What follows belongs to an exercise in optimizing a design on an open flow for small area and a short achievable clock period; a production flow would make more cautious choices. RTL that was checked went through simulation tests only; none was proved equivalent to the original. The series may have gaps, and a smaller design here may also do less where the tests do not look. For runs 2 to 7, only the layout was checked, not whether the RTL still works.

### flow/run.sh
#!/bin/bash
# Standard ORFS layout, with two changes: synthesis keeps adders as plain
# logic (no ha/fa cell mapping), and ports are buffered with buf_1 cells.
set -euo pipefail
bash standard.sh ADDER_MAP_FILE= 'BUFFER_PORTS_ARGS=-buffer_cell sky130_fd_sc_hd__buf_1' finish > standard.log 2>&1
### standard.sh
#!/bin/bash
# synth_recipe.tcl (not shown) runs the flow's synth.tcl, then flattens the netlist and writes it again
# the make line also repeats each setting of config.mk as NAME=value (left out here)
make -C /OpenROAD-flow-scripts/flow DESIGN_CONFIG=/design/flow/config.mk WORK_HOME=/design/flow/orfs CLKGATE_MAP_FILE= SYNTH_SCRIPT=/design/flow/synth_recipe.tcl "${@:-finish}"
### config.mk
export PLATFORM = sky130hd
export DESIGN_NAME = pe_unit
export DESIGN_NICKNAME = pe_unit
export VERILOG_FILES = /design/flow/design.v
export SDC_FILE = /design/flow/constraint.sdc
export NUM_CORES = 8
export LEC_CHECK = 0
export CAP_MARGIN = 20
export CORE_AREA = 5 5 395 395
export DIE_AREA = 0 0 400 400
export SLEW_MARGIN = 20
### constraint.sdc
create_clock -name core_clock -period 4.0 [get_ports {clk}]
set_input_delay 0.8000 -clock core_clock [delete_from_list [all_inputs] [get_ports {clk}]]
set_output_delay 0.8000 -clock core_clock [all_outputs]
set_load 0.01 [all_outputs]
### design.v
module pe_lane
(
	input  wire        clk,
	input  wire        op_add,
	input  wire        op_sub,
	input  wire        op_div,
	input  wire        op_mul,
	input  wire [15:0] a,
	input  wire [15:0] b,
	output wire [31:0] result
);
function [3:0] enc;
	input [15:0] x;
	integer i;
	begin
		enc = 4'd0;
		for (i = 0; i < 16; i = i + 1)
			if (x[i]) enc = enc | i[3:0];
	end
endfunction
function [3:0] quo;
	input [3:0] n;
	input [3:0] d;
	begin
		quo = {1'b0, n} / ({1'b0, d} + 5'd1);
	end
endfunction
wire [3:0] ab = enc(a);
wire [3:0] bb = enc(b);
wire [4:0] sum = {1'b0, ab} + {1'b0, bb};
wire [4:0] dif = {1'b0, ab} - {1'b0, bb};
wire [3:0] q;
assign q = quo(ab, bb);
wire [4:0] r = ({5{op_add}} & sum)
             | ({5{op_sub & ~dif[4]}} & dif)
             | ({5{op_mul}} & {1'b0, q});
reg [4:0] x_q;
reg [3:0] y_q;
reg       nz1_q;
always @(posedge clk) begin
	x_q   <= op_div ? {1'b0, ab} : r;
	y_q   <= op_div ? bb : 4'd1;
	nz1_q <= op_add | op_sub | op_div | op_mul;
end
wire [7:0] p = x_q[3:0] * y_q;
reg [3:0] hi_q, lo_q;
reg       nz_q;
always @(posedge clk) begin
	hi_q <= {p[7:5], p[4] | x_q[4]};
	lo_q <= p[3:0];
	nz_q <= nz1_q;
end
genvar k;
generate
	for (k = 0; k < 16; k = k + 1) begin : dec
		assign result[k] = nz_q & (lo_q == k);
		if (k < 15) begin : h
			assign result[16 + k] = nz_q & (hi_q == k);
		end else begin : h15
			assign result[31] = 1'b0;
		end
	end
endgenerate
endmodule
module pe_unit
(
	input  wire         clk,
	input  wire [19:0]  op_add,
	input  wire [19:0]  op_sub,
	input  wire [19:0]  op_div,
	input  wire [19:0]  op_mul,
	input  wire [319:0] r1_bus,
	input  wire [319:0] r2_bus,
	output wire [639:0] r_result_bus
);
genvar n;
generate
	for (n = 0; n < 20; n = n + 1) begin : lane
		pe_lane u (
			.clk(clk),
			.op_add(op_add[n]), .op_sub(op_sub[n]),
			.op_div(op_div[n]), .op_mul(op_mul[n]),
			.a(r1_bus[16*n +: 16]), .b(r2_bus[16*n +: 16]),
			.result(r_result_bus[32*n +: 32])
		);
	end
endgenerate
endmodule
Figure 1. Signal wires by layer (run 1).
Bar = 100 um.
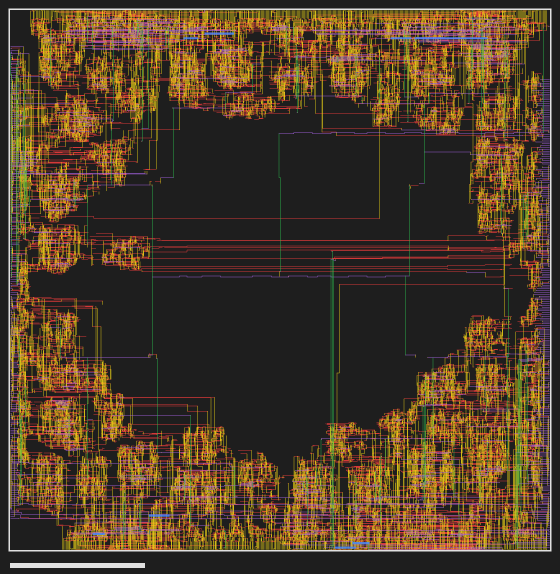
legend:
  purple:
    layer: M3
    wire_length: 15300 um
  blue:
    layer: M5
    wire_length: 142 um
  yellow:
    layer: M2
    wire_length: 71.0 mm
  green:
    layer: M4
    wire_length: 5460 um
  red:
    layer: M1
    wire_length: 69.3 mm

Figure 2. Pin map (run 1).
Pins as bars across the die edge, other pins in gray.
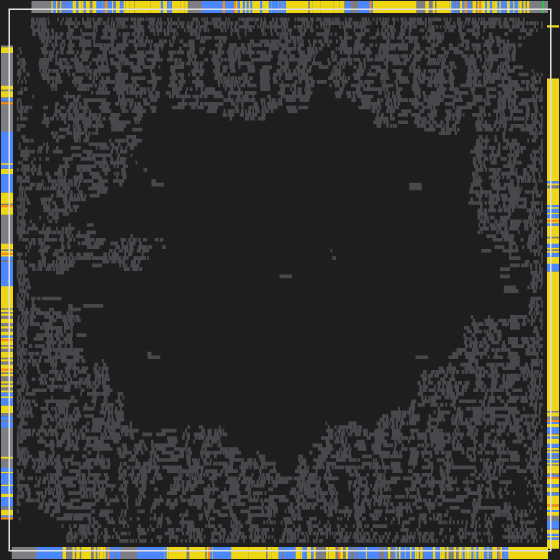
legend:
  orange:
    port: op_mul
    pins: 20
    direction: input
    edge: 6 top, 6 left, 4 bottom, 4 right
  green:
    port: clk
    pins: 1
    direction: input
    edge: top
  blue:
    port: r2_bus
    pins: 320
    direction: input
    edge: 120 bottom, 90 top, 75 left, 35 right
  yellow:
    port: r_result_bus
    pins: 640
    direction: output
    edge: 200 right, 198 top, 168 bottom, 74 left
all pins by edge: 431 bottom, 415 top, 258 left, 257 right

==> metrics.csv, run 1 <==
stage,metric,value,unit
run_status,status,no timing/DRC/antenna violations,
grt,largest net degree at the start of global routing,18,
cells_and_area,"Largest area class, layout",multi-input gates,
sta,post-layout minimum cycle time,3.399,ns
cells_and_area,"commonest cells after routing, fill and taps aside","1300 x buf_1, 978 x nor2_1, 731 x nand2_1, 482 x a21oi_1, 416 x nor3_1",
place,Post-Place Cell Area,45060,um^2
cts,clock transition at the registers of the reported paths,0.06,ns
cts,CTS tree,built,
place,Inst Count DP,9076,
cells_and_area,Fillers,16776,
cells_and_area,Buffers excl. clock,1470,
sta,period utilization,0.8498,
place,routability-driven placement congestion ratio,0.9960,
synth,"Async S/R FF share, synth",0,
critical_path,Crit. Startpoint,lane[6].u.nz_q,
drt,initial DRC count,3963,
cells_and_area,clk_buf instances,59,
sta,Setup TNS,0,ns
flow_run,max cap viols,0,
synth,post-synthesis xor/xnor area fraction,0.07206,
cts,# resized after CTS,0,
critical_path,r2r setup slk,1.24,ns
cells_and_area,max FFs per register,100,
cells_and_area,Diodes inserted,12,
critical_path,CP endpoint kind,output pin,
critical_path,crit-path cells,or3b_2 -> nor3_1 -> buf_1,
cells_and_area,Seq Cell Count,380,
floorplanning,Die Span X,400,um
drt,routed via count,48542,
synth,Mean Syn Cell Area,6.381,um^2
Figure 3. Where the registers sit (run 1).
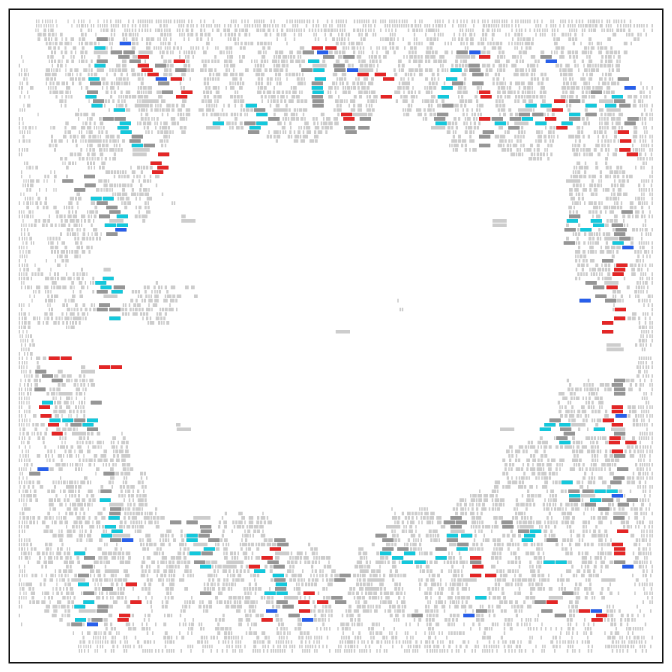
legend:
  cyan:
    netlist_name: lane.u.x_q
    sequential_cells: 100
    where: spread over the die
  red:
    netlist_name: lane.u.lo_q
    sequential_cells: 80
    where: spread over the die
  blue:
    netlist_name: lane.u.nz_q
    sequential_cells: 20
    where: spread over the die
sequential share of cell area: 0.1624
Final Util: 0.3090
Register Area: 7607 um^2

==> run 2, diff against run 1 <==
--- a/design.v
+++ b/design.v
@@ -19,35 +19,31 @@
 	end
 endfunction
-function [3:0] quo;
-	input [3:0] n;
-	input [3:0] d;
-	begin
-		quo = {1'b0, n} / ({1'b0, d} + 5'd1);
-	end
-endfunction
-wire [3:0] ab = enc(a);
-wire [3:0] bb = enc(b);
-wire [4:0] sum = {1'b0, ab} + {1'b0, bb};
-wire [4:0] dif = {1'b0, ab} - {1'b0, bb};
-wire [3:0] q;
-assign q = quo(ab, bb);
-wire [4:0] r = ({5{op_add}} & sum)
-             | ({5{op_sub & ~dif[4]}} & dif)
-             | ({5{op_mul}} & {1'b0, q});
-reg [4:0] x_q;
-reg [3:0] y_q;
-reg       nz1_q;
+reg [3:0] a_q, b_q;
+reg       add_q, sub_q, prd_q, quo_q;
 always @(posedge clk) begin
-	x_q   <= op_div ? {1'b0, ab} : r;
-	y_q   <= op_div ? bb : 4'd1;
-	nz1_q <= op_add | op_sub | op_div | op_mul;
+	a_q   <= enc(a);
+	b_q   <= enc(b);
+	add_q <= op_add;
+	sub_q <= op_sub;
+	prd_q <= op_div;
+	quo_q <= op_mul;
 end
-wire [7:0] p = x_q[3:0] * y_q;
+wire [4:0] sum  = a_q + b_q;
+wire [4:0] dif  = {1'b0, a_q} - {1'b0, b_q};
+wire [3:0] sat  = dif[4] ? 4'd0 : dif[3:0];
+wire [7:0] prod = a_q * b_q;
+wire [4:0] bp1  = {1'b0, b_q} + 5'd1;
+wire [3:0] quot = {1'b0, a_q} / bp1;
+wire       idle = ~(add_q | sub_q | prd_q | quo_q);
+wire [7:0] v    = ({8{add_q}} & {3'd0, sum})
+                | ({8{sub_q}} & {4'd0, sat})
+                | ({8{prd_q}} & prod)
+                | ({8{quo_q}} & {4'd0, quot});
 reg [3:0] hi_q, lo_q;
 reg       nz_q;
 always @(posedge clk) begin
-	hi_q <= {p[7:5], p[4] | x_q[4]};
-	lo_q <= p[3:0];
-	nz_q <= nz1_q;
+	hi_q <= v[7:4] | {4{idle}};
+	lo_q <= v[3:0];
+	nz_q <= ~idle;
 end
 genvar k;
@@ -56,5 +52,5 @@
 		assign result[k] = nz_q & (lo_q == k);
 		if (k < 15) begin : h
-			assign result[16 + k] = nz_q & (hi_q == k);
+			assign result[16 + k] = (hi_q == k);
 		end else begin : h15
 			assign result[31] = 1'b0;
==> run.sh (new file) <==
#!/bin/bash
# synth_recipe.tcl (not shown) runs the flow's synth.tcl, then flattens the netlist and writes it again
# the make line also repeats each setting of config.mk as NAME=value (left out here)
make -C /OpenROAD-flow-scripts/flow DESIGN_CONFIG=/design/flow/config.mk WORK_HOME=/design/flow/orfs CLKGATE_MAP_FILE= SYNTH_SCRIPT=/design/flow/synth_recipe.tcl finish
removed: flow/run.sh
removed: standard.sh
==> run 2 against run 1 <==
Largest cell class unchanged. Non-clock buffer count increased by 631. Maximum frequency decreased by 38%. Now fails the layout checks on setup timing.
==> metrics.csv, run 2 <==
stage,metric,value,unit
floorplanning,CORE AREA,151500,um^2
place,Post-Place Cell Area,64750,um^2
run_status,violated checks,setup timing,
drt,total wire length,169200,um
cells_and_area,Diodes inserted,13,
place,routability-driven placement congestion ratio,0.9356,
cells_and_area,sequential share of cell area,0.1234,
cells_and_area,fraction of area in multi-input gates,0.5083,
critical_path,CP max-delay cell,or4b_4,
cells_and_area,Final Util,0.4582,
drt,initial DRC count,2598,
cells_and_area,Register Area,8569,um^2
grt,grt total ovfl,0,
cells_and_area,Fillers,14739,
flow_run,max cap viols,0,
floorplanning,Die Span X,400,um
cells_and_area,"commonest cells after routing, fill and taps aside","1300 x clkdlybuf4s50_1, 755 x buf_4, 651 x ha_1, 629 x nor2_1, 484 x inv_1",
synth,post-synthesis xor/xnor area fraction,0.05660,
sta,setup repair after global routing missed its margin,yes,
synth,Mean Syn Cell Area,7.976,um^2
grt,GRT met3 Usage,0.03013,
critical_path,crit-path max cell delay,0.55,ns
cts,CTS tree,built,
sta,setup ws final,-1.475,ns
critical_path,CP endpoint kind,flip-flop,
critical_path,r2r setup slk,-1.47,ns
cells_and_area,non-clk buf share,0.2769,
synth,Synth Area in Simple Gates,0.2495,
sta,setup violators final,37,
critical_path,crit-path cells,ha_4 -> nand2b_4 -> a311o_1 -> and2_4 -> nor4bb_2 -> ha_1 -> or4b_4 -> nand2_2 -> a211oi_2 -> ha_1 -> o21a_2 -> o21ai_4 -> or3_4 -> o31ai_4 -> ha_1 -> a41o_1 -> o221ai_4 -> buf_4 -> mux2_2 -> ha_1 -> o21ai_0 -> o211ai_1,
cells_and_area,Buffers excl. clock,2101,
sta,Hold Fails Final Rpt,0,
drt,routed via count,46208,
cells_and_area,Seq Cell Count,420,
grt,largest net degree at the start of global routing,15,
cells_and_area,clk_buf instances,70,
synth,Synth area leader,ha_1,
cts,# resized after CTS,205,
cts,clock transition at the registers of the reported paths,0.06,ns
floorplanning,# Taps,2030,
run_status,status,"complete, but fails checks",
cells_and_area,"Largest area class, layout",multi-input gates,
sta,period utilization,1.369,
synth,"Async S/R FF share, synth",0,
Figure 4. Critical path on the layout (run 2).
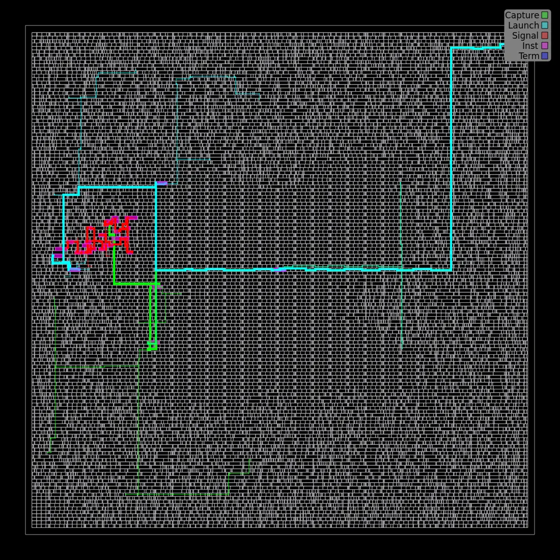
post-layout minimum cycle time: 5.475 ns
Non-Filler Instances: 9534
setup ws final: -1.475 ns
Setup TNS: -25.41 ns

Figure 5. Cells by drive strength (run 2).
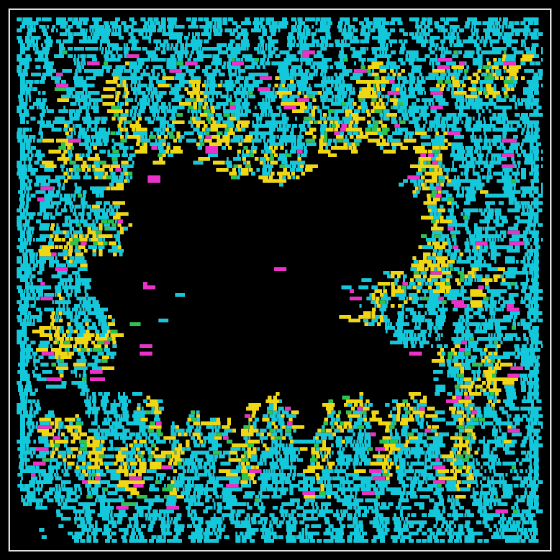
legend:
  cyan:
    size: x1 and smaller
    cells: 6063
  green:
    size: x2
    cells: 250
  magenta:
    size: x6 and larger
    cells: 122
  yellow:
    size: x3 and x4
    cells: 1056

==> run 3, diff against run 2 <==
--- a/design.v
+++ b/design.v
@@ -19,38 +19,52 @@
 	end
 endfunction
-reg [3:0] a_q, b_q;
-reg       add_q, sub_q, prd_q, quo_q;
+wire [3:0] ab = enc(a);
+wire [3:0] bb = enc(b);
+wire       inv = op_sub | op_mul;
+wire [4:0] t   = {1'b0, ab} + {1'b0, bb ^ {4{inv}}} + {4'd0, op_sub};
+wire       gt  = t[4];
+wire s10 = |a[15:10];
+wire s12 = |a[15:12];
+wire s14 = |a[15:14];
+wire u3  = a[3] | a[4] | a[5] | a[9] | a[10] | a[11] | a[15];
+wire u5  = |a[9:5] | a[15];
+wire u6  = |a[11:6];
+wire u7  = |a[13:7];
+wire [3:0] q;
+assign q[3] = b[0] & ab[3];
+assign q[2] = b[0] & ab[2] | b[1] & ab[3] | b[2] & s12;
+assign q[1] = b[0] & ab[1] | b[1] & ab[2] | b[2] & u6 | b[3] & ab[3]
+            | b[4] & s10 | b[5] & s12 | b[6] & s14;
+assign q[0] = b[0] & ab[0] | b[1] & ab[1] | b[3] & ab[2] | b[7] & ab[3]
+            | b[2] & u3 | b[4] & u5 | b[5] & u6 | b[6] & u7 | bb[3] & gt;
+wire [4:0] r = ({5{op_add}} & t)
+             | ({5{op_sub & gt}} & {1'b0, t[3:0]})
+             | ({5{op_mul}} & {1'b0, q});
+reg [4:0] x_q;
+reg [3:0] y_q;
+reg       nz1_q;
 always @(posedge clk) begin
-	a_q   <= enc(a);
-	b_q   <= enc(b);
-	add_q <= op_add;
-	sub_q <= op_sub;
-	prd_q <= op_div;
-	quo_q <= op_mul;
+	x_q   <= op_div ? {1'b0, ab} : r;
+	y_q   <= op_div ? bb : 4'd1;
+	nz1_q <= op_add | op_sub | op_div | op_mul;
 end
-wire [4:0] sum  = a_q + b_q;
-wire [4:0] dif  = {1'b0, a_q} - {1'b0, b_q};
-wire [3:0] sat  = dif[4] ? 4'd0 : dif[3:0];
-wire [7:0] prod = a_q * b_q;
-wire [4:0] bp1  = {1'b0, b_q} + 5'd1;
-wire [3:0] quot = {1'b0, a_q} / bp1;
-wire       idle = ~(add_q | sub_q | prd_q | quo_q);
-wire [7:0] v    = ({8{add_q}} & {3'd0, sum})
-                | ({8{sub_q}} & {4'd0, sat})
-                | ({8{prd_q}} & prod)
-                | ({8{quo_q}} & {4'd0, quot});
+wire [7:0] p = x_q[3:0] * y_q;
 reg [3:0] hi_q, lo_q;
 reg       nz_q;
 always @(posedge clk) begin
-	hi_q <= v[7:4] | {4{idle}};
-	lo_q <= v[3:0];
-	nz_q <= ~idle;
+	hi_q <= {p[7:5], p[4] | x_q[4]} | {4{~nz1_q}};
+	lo_q <= p[3:0];
+	nz_q <= nz1_q;
 end
+wire [3:0] hl = 4'b0001 << hi_q[1:0];
+wire [3:0] hh = 4'b0001 << hi_q[3:2];
+wire [3:0] ll = {4{nz_q}} & (4'b0001 << lo_q[1:0]);
+wire [3:0] lh = 4'b0001 << lo_q[3:2];
 genvar k;
 generate
 	for (k = 0; k < 16; k = k + 1) begin : dec
-		assign result[k] = nz_q & (lo_q == k);
+		assign result[k] = ll[k % 4] & lh[k / 4];
 		if (k < 15) begin : h
-			assign result[16 + k] = (hi_q == k);
+			assign result[16 + k] = hl[k % 4] & hh[k / 4];
 		end else begin : h15
 			assign result[31] = 1'b0;
==> flow/run.sh (new file) <==
#!/bin/bash
# Standard ORFS layout, with two changes: synthesis keeps adders as plain
# logic (no ha/fa cell mapping), and ports are buffered with buf_1 cells.
set -euo pipefail
bash standard.sh ADDER_MAP_FILE= 'BUFFER_PORTS_ARGS=-buffer_cell sky130_fd_sc_hd__buf_1' finish > standard.log 2>&1
==> standard.sh (new file) <==
#!/bin/bash
# synth_recipe.tcl (not shown) runs the flow's synth.tcl, then flattens the netlist and writes it again
# the make line also repeats each setting of config.mk as NAME=value (left out here)
make -C /OpenROAD-flow-scripts/flow DESIGN_CONFIG=/design/flow/config.mk WORK_HOME=/design/flow/orfs CLKGATE_MAP_FILE= SYNTH_SCRIPT=/design/flow/synth_recipe.tcl "${@:-finish}"
--- a/config.mk
+++ b/config.mk
@@ -9,3 +9,4 @@
 export CORE_AREA = 5 5 395 395
 export DIE_AREA = 0 0 400 400
+export SETUP_SLACK_MARGIN = 1.8
 export SLEW_MARGIN = 20
removed: run.sh
==> run 3 against run 2 <==
Wire length increased by 17%. Critical path depth decreased by 12. Synthesized cell count increased by 0.93%. Maximum frequency increased by 79%. Largest cell class unchanged. Now clean on timing, DRC and antenna. Critical endpoint is now lane[11].u.x_q[3]. Cell count decreased by 2.3%. Global-route usage increased by 1.3 points.
==> metrics.csv, run 3 <==
stage,metric,value,unit
run_status,status,no timing/DRC/antenna violations,
cells_and_area,Diodes inserted,36,
cells_and_area,max FFs per register,100,
synth,post-synthesis xor/xnor area fraction,0.08230,
synth,Synth area leader,dfxtp_1,
cells_and_area,Final Util,0.4162,
synth,"Async S/R FF share, synth",0,
cells_and_area,Register Area,8610,um^2
critical_path,r2r setup slk,1.43,ns
place,Post-Place Cell Area,43910,um^2
cells_and_area,Fillers,14643,
cells_and_area,Seq Cell Count,380,
cells_and_area,Non-Filler Instances,9312,
critical_path,Crit. Startpoint,r1_bus[179],
floorplanning,Die Span X,400,um
synth,Mean Syn Cell Area,6.652,um^2
cells_and_area,Buffers excl. clock,1983,
cells_and_area,"commonest cells after routing, fill and taps aside","608 x nand2_1, 578 x buf_1, 528 x nor2_1, 474 x buf_2, 464 x buf_4",
cts,CTS tree,built,
cells_and_area,non-clk buf share,0.2106,
critical_path,CP max-delay cell,or4_4,
cells_and_area,fraction of area in multi-input gates,0.5787,
cells_and_area,"Largest area class, layout",multi-input gates,
drt,initial DRC count,4487,
cts,# resized after CTS,2499,
grt,largest net degree at the start of global routing,18,
floorplanning,CORE AREA,151500,um^2
sta,setup violators final,0,
Figure 6. Cells by drive strength (run 3).
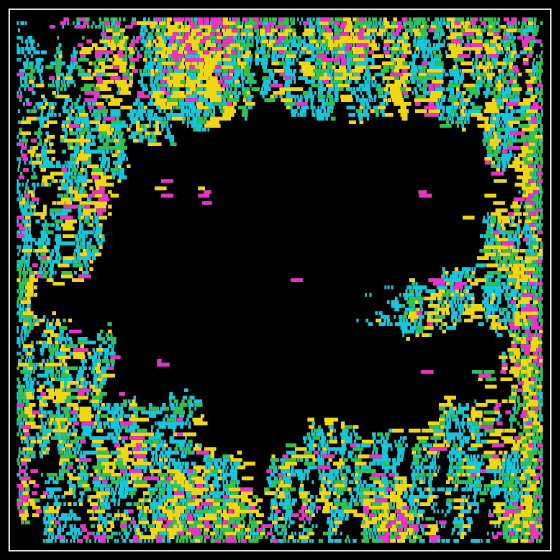
legend:
  yellow:
    size: x3 and x4
    cells: 1444
  magenta:
    size: x6 and larger
    cells: 511
  cyan:
    size: x1 and smaller
    cells: 3981
  green:
    size: x2
    cells: 1310

Figure 7. Signal wires by layer (run 3).
Bar = 100 um.
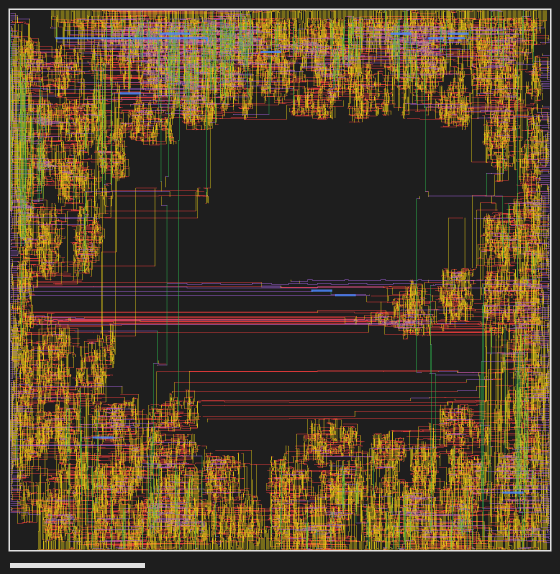
legend:
  green:
    layer: M4
    wire_length: 10100 um
  purple:
    layer: M3
    wire_length: 18900 um
  red:
    layer: M1
    wire_length: 76.9 mm
  yellow:
    layer: M2
    wire_length: 91.6 mm
  blue:
    layer: M5
    wire_length: 265 um
GR Util All Layers: 0.2103
routed via count: 51323
total wire length: 197800 um
drt wl/cell: 21.24 um

==> run 4, diff against run 3 <==
--- a/config.mk
+++ b/config.mk
@@ -7,6 +7,6 @@
 export LEC_CHECK = 0
 export CAP_MARGIN = 20
-export CORE_AREA = 5 5 395 395
-export DIE_AREA = 0 0 400 400
+export CORE_AREA = 5 5 295 295
+export DIE_AREA = 0 0 300 300
 export SETUP_SLACK_MARGIN = 1.8
 export SLEW_MARGIN = 20
==> run 4 against run 3 <==
The run now fails in I/O pin placement. Synthesized area unchanged. Synthesized cell count stayed put.
==> metrics.csv, run 4 <==
stage,metric,value,unit
synth,post-synthesis mux area share,0.01625,
run_status,status,stopped before the end,
synth,"count leader, synth",nor2_1,
synth,top post-synthesis cells by area,"dfxtp_1 21%, nor2_1 8.5%, nand2_1 7.6%",
synth,Yosys Warn Count,1,
synth,adder-cell share of the synthesized area,0.01841,
synth,Yosys reg bits,380,
run_status,Fail Step,I/O pin placement,
synth,post-synthesis xor/xnor area fraction,0.08230,
run_status,error msg,[ERROR PPL-0024] Number of IO pins (1361) exceeds maximum number of available positions (1082). Increase the die perimeter from 1200.00um to 1850.96um.,
synth,"Async S/R FF share, synth",0,
synth,distinct cell type count after synthesis,88,
floorplanning,row cnt,106,
floorplanning,Die Span X,300,um
synth,register area share after synthesis,0.2116,
synth,cell area after synthesis,35950,um^2
floorplanning,Initial Util,0.4303,
floorplanning,die height,300,um
synth,Compound-Gate Fraction of Synth Area,0.2301,
synth,Synth Area in Simple Gates,0.4026,
synth,Mean Syn Cell Area,6.652,um^2
synth,top_reg_cell synth,dfxtp_1,
synth,Commonest cells post-synth,"812 x nor2_1, 729 x nand2_1, 380 x dfxtp_1",
synth,largest family of logic cells by synthesized area,simple AND/OR/NAND/NOR gates,
synth,Post-synth EDFFs,0,
synth,top cell type's share of synthesized area,0.2116,
synth,Synth area leader,dfxtp_1,
synth,Syn Inst Count,5405,
==> run 5, diff against run 4 <==
--- a/design.v
+++ b/design.v
@@ -21,39 +21,45 @@
 wire [3:0] ab = enc(a);
 wire [3:0] bb = enc(b);
-wire       inv = op_sub | op_mul;
-wire [4:0] t   = {1'b0, ab} + {1'b0, bb ^ {4{inv}}} + {4'd0, op_sub};
-wire       gt  = t[4];
-wire s10 = |a[15:10];
-wire s12 = |a[15:12];
-wire s14 = |a[15:14];
-wire u3  = a[3] | a[4] | a[5] | a[9] | a[10] | a[11] | a[15];
-wire u5  = |a[9:5] | a[15];
-wire u6  = |a[11:6];
-wire u7  = |a[13:7];
+wire [15:0] s;                        
+assign s[15] = a[15];
+genvar k;
+generate
+	for (k = 0; k < 15; k = k + 1) begin : suf
+		assign s[k] = |a[15:k];
+	end
+endgenerate
+wire u3 = a[3] | a[4] | a[5] | a[9] | a[10] | a[11] | a[15];
+wire u5 = |a[9:5] | a[15];
+wire u6 = |a[11:6];
+wire u7 = |a[13:7];
 wire [3:0] q;
 assign q[3] = b[0] & ab[3];
-assign q[2] = b[0] & ab[2] | b[1] & ab[3] | b[2] & s12;
+assign q[2] = b[0] & ab[2] | b[1] & ab[3] | b[2] & s[12];
 assign q[1] = b[0] & ab[1] | b[1] & ab[2] | b[2] & u6 | b[3] & ab[3]
-            | b[4] & s10 | b[5] & s12 | b[6] & s14;
+            | b[4] & s[10] | b[5] & s[12] | b[6] & s[14];
 assign q[0] = b[0] & ab[0] | b[1] & ab[1] | b[3] & ab[2] | b[7] & ab[3]
-            | b[2] & u3 | b[4] & u5 | b[5] & u6 | b[6] & u7 | bb[3] & gt;
-wire [4:0] r = ({5{op_add}} & t)
-             | ({5{op_sub & gt}} & {1'b0, t[3:0]})
-             | ({5{op_mul}} & {1'b0, q});
-reg [4:0] x_q;
-reg [3:0] y_q;
-reg       nz1_q;
+            | b[2] & u3 | b[4] & u5 | b[5] & u6 | b[6] & u7
+            | b[8] & s[9] | b[9] & s[10] | b[10] & s[11] | b[11] & s[12]
+            | b[12] & s[13] | b[13] & s[14] | b[14] & s[15];
+reg [3:0] x_q, y_q;
+reg       add_q, sub_q, mul_q;
 always @(posedge clk) begin
-	x_q   <= op_div ? {1'b0, ab} : r;
-	y_q   <= op_div ? bb : 4'd1;
-	nz1_q <= op_add | op_sub | op_div | op_mul;
+	x_q   <= op_mul ? q : ab;
+	y_q   <= op_mul ? 4'd1 : (bb ^ {4{op_sub}});
+	add_q <= op_add;
+	sub_q <= op_sub;
+	mul_q <= op_div | op_mul;
 end
-wire [7:0] p = x_q[3:0] * y_q;
+wire [4:0] t = {1'b0, x_q} + {1'b0, y_q} + {4'd0, sub_q};
+wire [7:0] p = x_q * y_q;
+wire       idle = ~(add_q | sub_q | mul_q);
+wire [3:0] hi = ({4{mul_q}} & p[7:4]) | {3'd0, add_q & t[4]} | {4{idle}};
+wire [3:0] lo = ({4{mul_q}} & p[3:0]) | ({4{add_q | sub_q & t[4]}} & t[3:0]);
 reg [3:0] hi_q, lo_q;
 reg       nz_q;
 always @(posedge clk) begin
-	hi_q <= {p[7:5], p[4] | x_q[4]} | {4{~nz1_q}};
-	lo_q <= p[3:0];
-	nz_q <= nz1_q;
+	hi_q <= hi;
+	lo_q <= lo;
+	nz_q <= ~idle;
 end
 wire [3:0] hl = 4'b0001 << hi_q[1:0];
@@ -61,5 +67,4 @@
 wire [3:0] ll = {4{nz_q}} & (4'b0001 << lo_q[1:0]);
 wire [3:0] lh = 4'b0001 << lo_q[3:2];
-genvar k;
 generate
 	for (k = 0; k < 16; k = k + 1) begin : dec
--- a/config.mk
+++ b/config.mk
@@ -7,6 +7,6 @@
 export LEC_CHECK = 0
 export CAP_MARGIN = 20
-export CORE_AREA = 5 5 295 295
-export DIE_AREA = 0 0 300 300
-export SETUP_SLACK_MARGIN = 1.8
+export CORE_AREA = 5 5 395 395
+export DIE_AREA = 0 0 400 400
+export SETUP_SLACK_MARGIN = 1.6
 export SLEW_MARGIN = 20
Figure 8. Signal wires by layer (run 5).
Bar = 100 um.
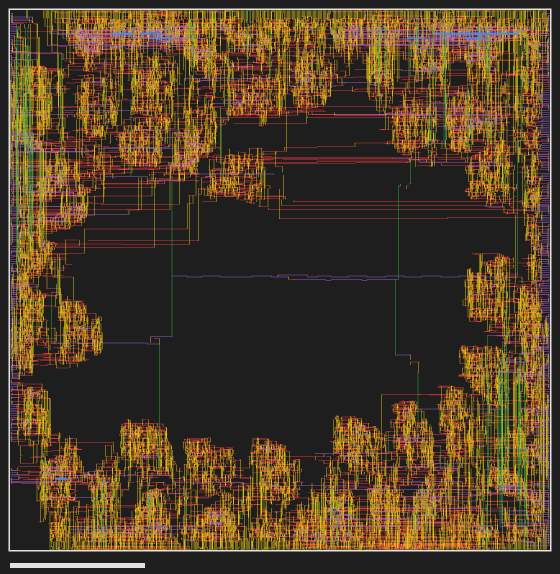
legend:
  purple:
    layer: M3
    wire_length: 13400 um
  red:
    layer: M1
    wire_length: 68.7 mm
  green:
    layer: M4
    wire_length: 6190 um
  blue:
    layer: M5
    wire_length: 135 um
  yellow:
    layer: M2
    wire_length: 76.6 mm

Figure 9. Cells by drive strength (run 5).
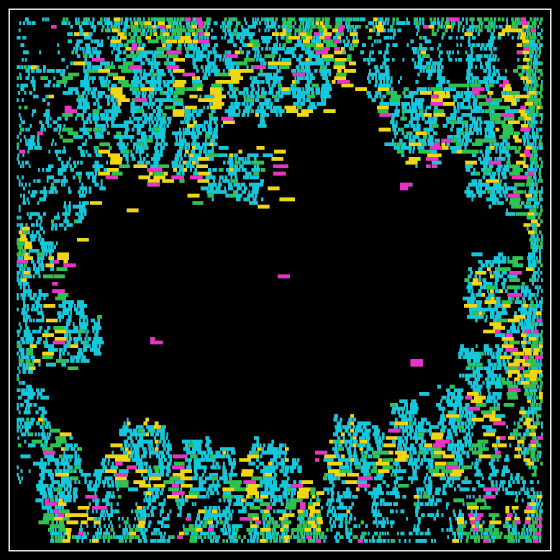
legend:
  magenta:
    size: x6 and larger
    cells: 158
  cyan:
    size: x1 and smaller
    cells: 5025
  green:
    size: x2
    cells: 888
  yellow:
    size: x3 and x4
    cells: 489
setup ws final: 1.341 ns
Buffers excl. clock: 1454
synth-to-layout area growth: 37.53%
final instance area: 50350 um^2

==> run 5 against run 4 <==
Now clean on timing, DRC and antenna. Synthesized cell count is 2.2% lower. Synthesized area is 1.8% higher.
==> metrics.csv, run 5 <==
stage,metric,value,unit
synth,register area share after synthesis,0.2187,
place,routability-driven placement congestion ratio,1.012,
synth,top post-synthesis cells by area,"dfxtp_1 22%, nor2_1 7.2%, xnor2_1 7.2%",
place,Post-Place Cell Area,42960,um^2
cells_and_area,non-clk buf share,0.1378,
place,Inst Count DP,8369,
cts,CTS tree,built,
floorplanning,Initial Util,0.2416,
cells_and_area,Final Util,0.3322,
grt,grt total ovfl,0,
synth,"Async S/R FF share, synth",0,
synth,Synth Area in Simple Gates,0.3476,
critical_path,crit-path cells,or3b_4 -> buf_6 -> nor2_4 -> buf_6,
synth,top_reg_cell synth,dfxtp_1,
cells_and_area,Fillers,16251,
critical_path,Crit. Startpoint,lane[3].u.lo_q[3],
cells_and_area,"Largest area class, layout",multi-input gates,
drt,initial DRC count,4286,
grt,GR Util All Layers,0.1853,
sta,post-layout minimum cycle time,2.659,ns
cells_and_area,Diodes inserted,23,
floorplanning,row cnt,143,
synth,Commonest cells post-synth,"707 x nor2_1, 589 x nand2_1, 400 x dfxtp_1",
sta,setup violators final,0,
floorplanning,Die Span X,400,um
synth,adder-cell share of the synthesized area,0.02738,
drt,total wire length,165100,um
sta,Setup TNS,0,ns
cells_and_area,sequential share of cell area,0.1755,
drt,routed via count,45531,
grt,GRT met3 Usage,0.04564,
cells_and_area,Seq Cell Count,400,
cells_and_area,Register Area,8836,um^2
run_status,status,no timing/DRC/antenna violations,
synth,Compound-Gate Fraction of Synth Area,0.2293,
==> run 6, diff against run 5 <==
==> flow/run.sh (replaced) <==
#!/bin/bash
# Standard ORFS layout, with these changes: synthesis keeps adders as plain
# logic (no ha/fa cell mapping), ports are buffered with buf_1 cells, and
# pins may sit on adjacent routing tracks.
set -euo pipefail
bash standard.sh ADDER_MAP_FILE= \
	'BUFFER_PORTS_ARGS=-buffer_cell sky130_fd_sc_hd__buf_1' \
	'PLACE_PINS_ARGS=-min_distance 1 -min_distance_in_tracks' \
	finish > standard.log 2>&1
--- a/config.mk
+++ b/config.mk
@@ -7,6 +7,6 @@
 export LEC_CHECK = 0
 export CAP_MARGIN = 20
-export CORE_AREA = 5 5 395 395
-export DIE_AREA = 0 0 400 400
+export CORE_AREA = 5 5 295 295
+export DIE_AREA = 0 0 300 300
 export SETUP_SLACK_MARGIN = 1.6
 export SLEW_MARGIN = 20
==> run 6 against run 5 <==
Still clean. Non-clock buffer count is 67 lower. Final area shrank 8.6%. Synthesized cell count unchanged. Clock skew decreased by 0.013 ns. Hold slack improved by 0.041 ns. Count of clock-buffer cells in the layout down 1. Maximum frequency rose by 7.4%. Die area is 44% lower. Largest cell class unchanged.
==> metrics.csv, run 6 <==
stage,metric,value,unit
cells_and_area,Final Util,0.5510,
synth,Synth Area in Simple Gates,0.3476,
cells_and_area,clk_buf instances,62,
synth,cell area after synthesis,36610,um^2
cells_and_area,Register Area,8665,um^2
critical_path,r2r setup slk,1.68,ns
sta,setup violators final,0,
cells_and_area,"commonest cells after routing, fill and taps aside","1109 x buf_1, 660 x nor2_1, 581 x nand2_1, 302 x xnor2_1, 295 x o21ai_0",
cells_and_area,fraction of area in multi-input gates,0.6082,
synth,distinct cell type count after synthesis,83,
cells_and_area,sequential share of cell area,0.1882,
cells_and_area,Diodes inserted,25,
synth,Syn Inst Count,5288,
drt,initial DRC count,3505,
synth,"count leader, synth",nor2_1,
flow_run,max cap viols,0,
synth,adder-cell share of the synthesized area,0.02738,
grt,GRT met3 Usage,0.07307,
place,Post-Place Cell Area,41810,um^2
critical_path,crit-path cells,or3b_4 -> nor3_4 -> buf_2,
synth,Compound-Gate Fraction of Synth Area,0.2293,
place,routability-driven placement congestion ratio,1.039,
drt,routed via count,44556,
cts,CTS tree,built,
critical_path,crit-path max cell delay,0.44,ns
synth,Yosys reg bits,400,
cts,# resized after CTS,450,
synth,top post-synthesis cells by area,"dfxtp_1 22%, nor2_1 7.2%, xnor2_1 7.2%",
grt,GR Util All Layers,0.2842,
synth,Commonest cells post-synth,"707 x nor2_1, 589 x nand2_1, 400 x dfxtp_1",
synth,Yosys Warn Count,1,
drt,total wire length,142200,um
sta,post-layout minimum cycle time,2.477,ns
run_status,status,no timing/DRC/antenna violations,
floorplanning,die height,300,um
synth,register area share after synthesis,0.2187,
sta,period utilization,0.6191,
sta,Hold Fails Final Rpt,0,
cells_and_area,final instance area,46040,um^2
synth,top cell type's share of synthesized area,0.2187,
floorplanning,Initial Util,0.4382,
cells_and_area,Seq Cell Count,400,
place,Inst Count DP,7424,
synth,Mean Syn Cell Area,6.923,um^2
critical_path,CP endpoint kind,output pin,
cells_and_area,non-clk buf share,0.1265,
critical_path,Crit. Startpoint,lane[12].u.lo_q[3],
Figure 10. Cells by drive strength (run 6).
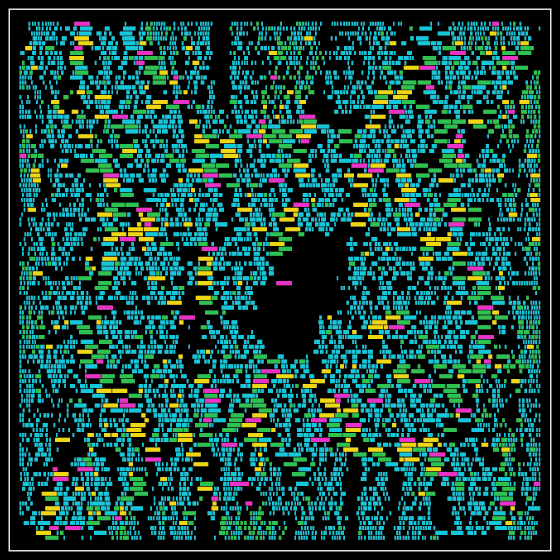
legend:
  green:
    size: x2
    cells: 693
  cyan:
    size: x1 and smaller
    cells: 5459
  yellow:
    size: x3 and x4
    cells: 256
  magenta:
    size: x6 and larger
    cells: 78

Figure 11. Pin map (run 6).
Pins as bars across the die edge, other pins in gray.
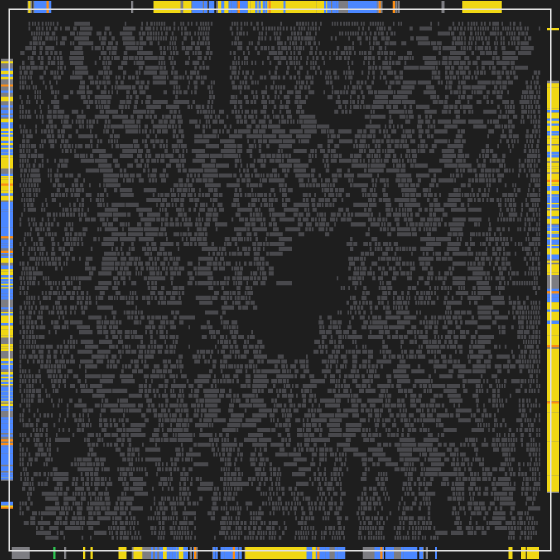
legend:
  yellow:
    port: r_result_bus
    pins: 640
    direction: output
    edge: 237 right, 174 top, 131 bottom, 98 left
  orange:
    port: op_mul
    pins: 20
    direction: input
    edge: 7 left, 5 top, 4 bottom, 4 right
  green:
    port: clk
    pins: 1
    direction: input
    edge: bottom
  blue:
    port: r2_bus
    pins: 320
    direction: input
    edge: 113 left, 85 bottom, 82 top, 40 right
all pins by edge: 349 left, 343 top, 337 right, 332 bottom

==> run 7, diff against run 6 <==
==> flow/run.sh (replaced) <==
#!/bin/bash
set -euo pipefail
bash standard.sh ADDER_MAP_FILE= \
	'BUFFER_PORTS_ARGS=-buffer_cell sky130_fd_sc_hd__buf_1' \
	'PLACE_PINS_ARGS=-min_distance 1 -min_distance_in_tracks' \
	'CTS_ARGS=-sink_clustering_enable -repair_clock_nets -dont_use_dummy_load -sink_clustering_size 30 -sink_clustering_max_diameter 120' \
	finish > standard.log 2>&1
==> run 7 against run 6 <==
Sequential share of layout area up 0.47 points. Clock skew up 0.024 ns. Non-clock buffer count is 45 higher. Critical path depth unchanged. Synthesized cell count did not move. Core utilization fell by 0.82 points. Global-route usage is 0.29 points lower. First-iteration DRC count shrank 0.49%. Via count about the same. Largest cell class unchanged.
==> metrics.csv, run 7 <==
stage,metric,value,unit
drt,drt wl/cell,18.71,um
floorplanning,die height,300,um
synth,post-synthesis xor/xnor area fraction,0.1091,
run_status,status,no timing/DRC/antenna violations,
synth,Yosys reg bits,400,
synth,Mean Syn Cell Area,6.923,um^2
sta,Hold Fails Final Rpt,0,
synth,post-synthesis mux area share,0.01637,
synth,Yosys Warn Count,1,
cells_and_area,"commonest cells after routing, fill and taps aside","1101 x buf_1, 658 x nor2_1, 583 x nand2_1, 302 x xnor2_1, 298 x o21ai_0",
synth,Post-synth EDFFs,0,
floorplanning,CORE AREA,83560,um^2
synth,Syn Inst Count,5288,
cts,# resized after CTS,440,
grt,GR Util All Layers,0.2813,
cts,clock transition at the registers of the reported paths,0.11,ns
synth,cell area after synthesis,36610,um^2
cts,CTS tree,built,
synth,top_reg_cell synth,dfxtp_1,
synth,top post-synthesis cells by area,"dfxtp_1 22%, nor2_1 7.2%, xnor2_1 7.2%",
cells_and_area,Buffers excl. clock,1432,
sta,post-layout minimum cycle time,2.487,ns
cells_and_area,synth-to-layout area growth,23.89,%
synth,Commonest cells post-synth,"707 x nor2_1, 589 x nand2_1, 400 x dfxtp_1",
critical_path,CP endpoint kind,output pin,
Figure 12. Critical path on the layout (run 7).
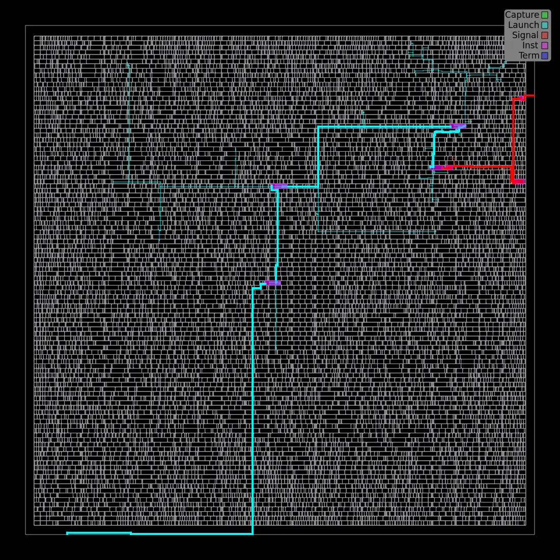
Final Util: 0.5428
Setup TNS: 0 ns
Non-Filler Instances: 7574

Figure 13. Where the registers sit (run 7).
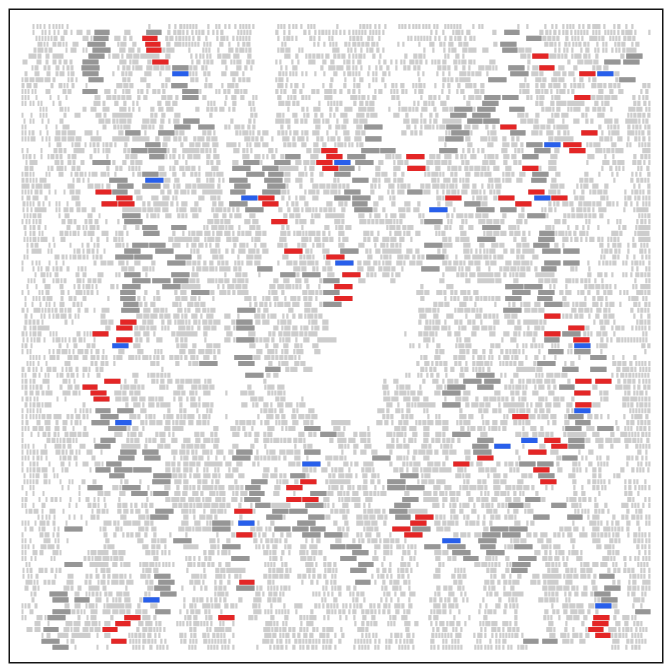
legend:
  red:
    netlist_name: lane.u.lo_q
    sequential_cells: 80
    where: spread over the die
  blue:
    netlist_name: lane.u.nz_q
    sequential_cells: 20
    where: spread over the die
not colored: 300
sequential share of cell area: 0.1929
Register Area: 8748 um^2


## Gallery

Where the registers sit.
(a)
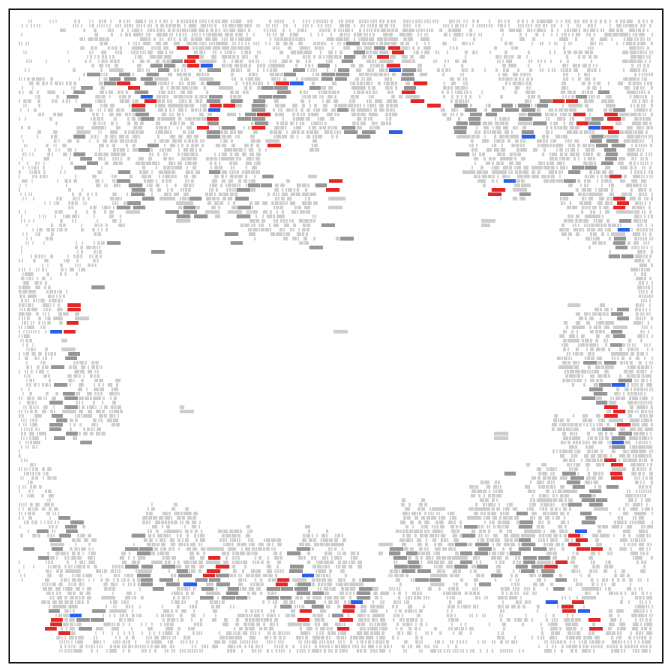
(b)
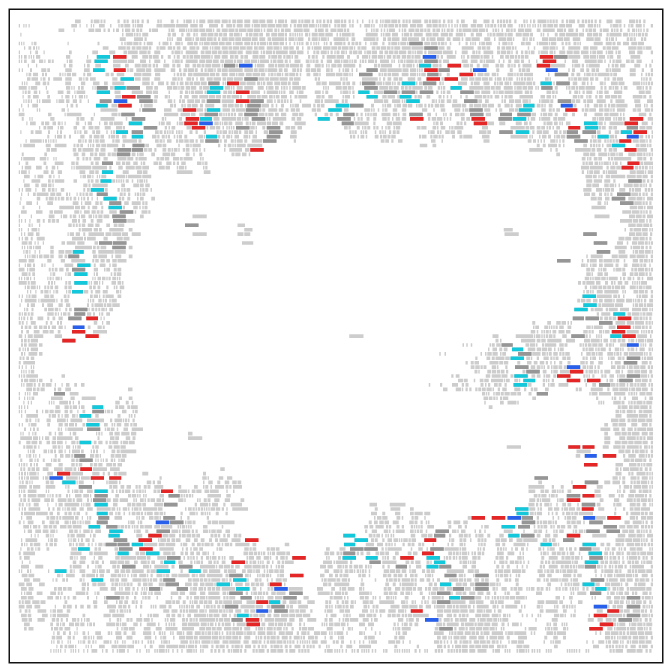
(c)
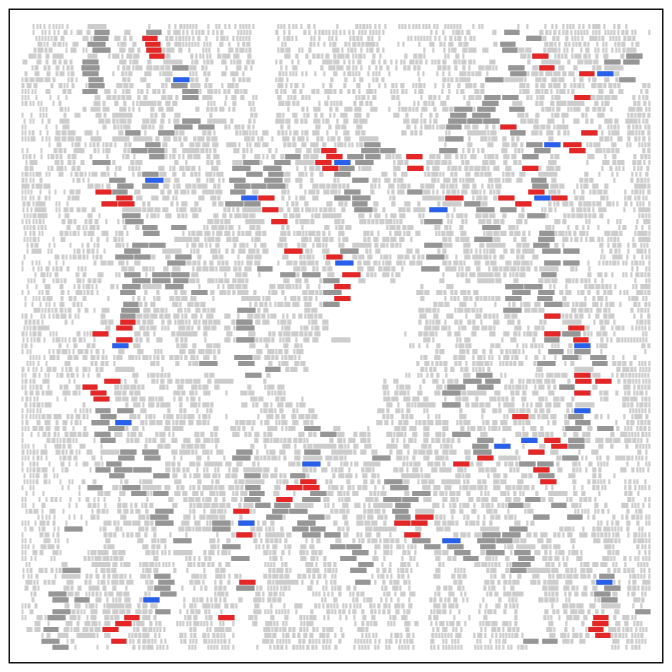
(a): run 5
(c): run 6
(b): run 3

==> static timing again, ports no longer ideal <==
How much do the figures lean on ideal ports? The routed layouts below were timed once more, with nothing changed but the port constraints.
Step 1 (the two cells are an assumption about what drives the block):
set clk [get_ports {clk}]
set_driving_cell -lib_cell sky130_fd_sc_hd__clkbuf_16 $clk
set_driving_cell -lib_cell sky130_fd_sc_hd__buf_2 [delete_from_list [all_inputs] $clk]
Step 2 times the ports against the registers' clock, not the clock port: input delays grow and output delays shrink by t, the midpoint of the rising clock arrivals with the driver on.
Slacks: no drivers / after step 1 / after step 2; pairs: no drivers / after step 1.
| run | shift t [ns] | setup WS [ns] | worst setup path at the end | clock arrival spread, ns | cell pins on the clock port's net |
|---|---|---|---|---|---|
| run 1 | 0.674 | 0.601 / 0.526 / 0.064 | input to register | 0.030 / 0.031 | 1 |
| run 2 | 0.701 | -1.475 / -1.475 / -1.475 | register to register | 0.026 / 0.026 | 1 |
| run 3 | 0.696 | 0.946 / 0.997 / 0.302 | input to register | 0.034 / 0.035 | 1 |
| run 5 | 0.691 | 1.341 / 1.261 / 1.027 | input to register | 0.030 / 0.029 | 1 |
| run 6 | 0.636 | 1.523 / 1.463 / 0.970 | input to register | 0.014 / 0.014 | 1 |
| run 7 | 0.613 | 1.513 / 1.452 / 0.980 | input to register | 0.047 / 0.047 | 1 |
The setup slack of run 3, which loses most, moves by +0.051 ns with the drivers and by -0.644 ns with both steps.
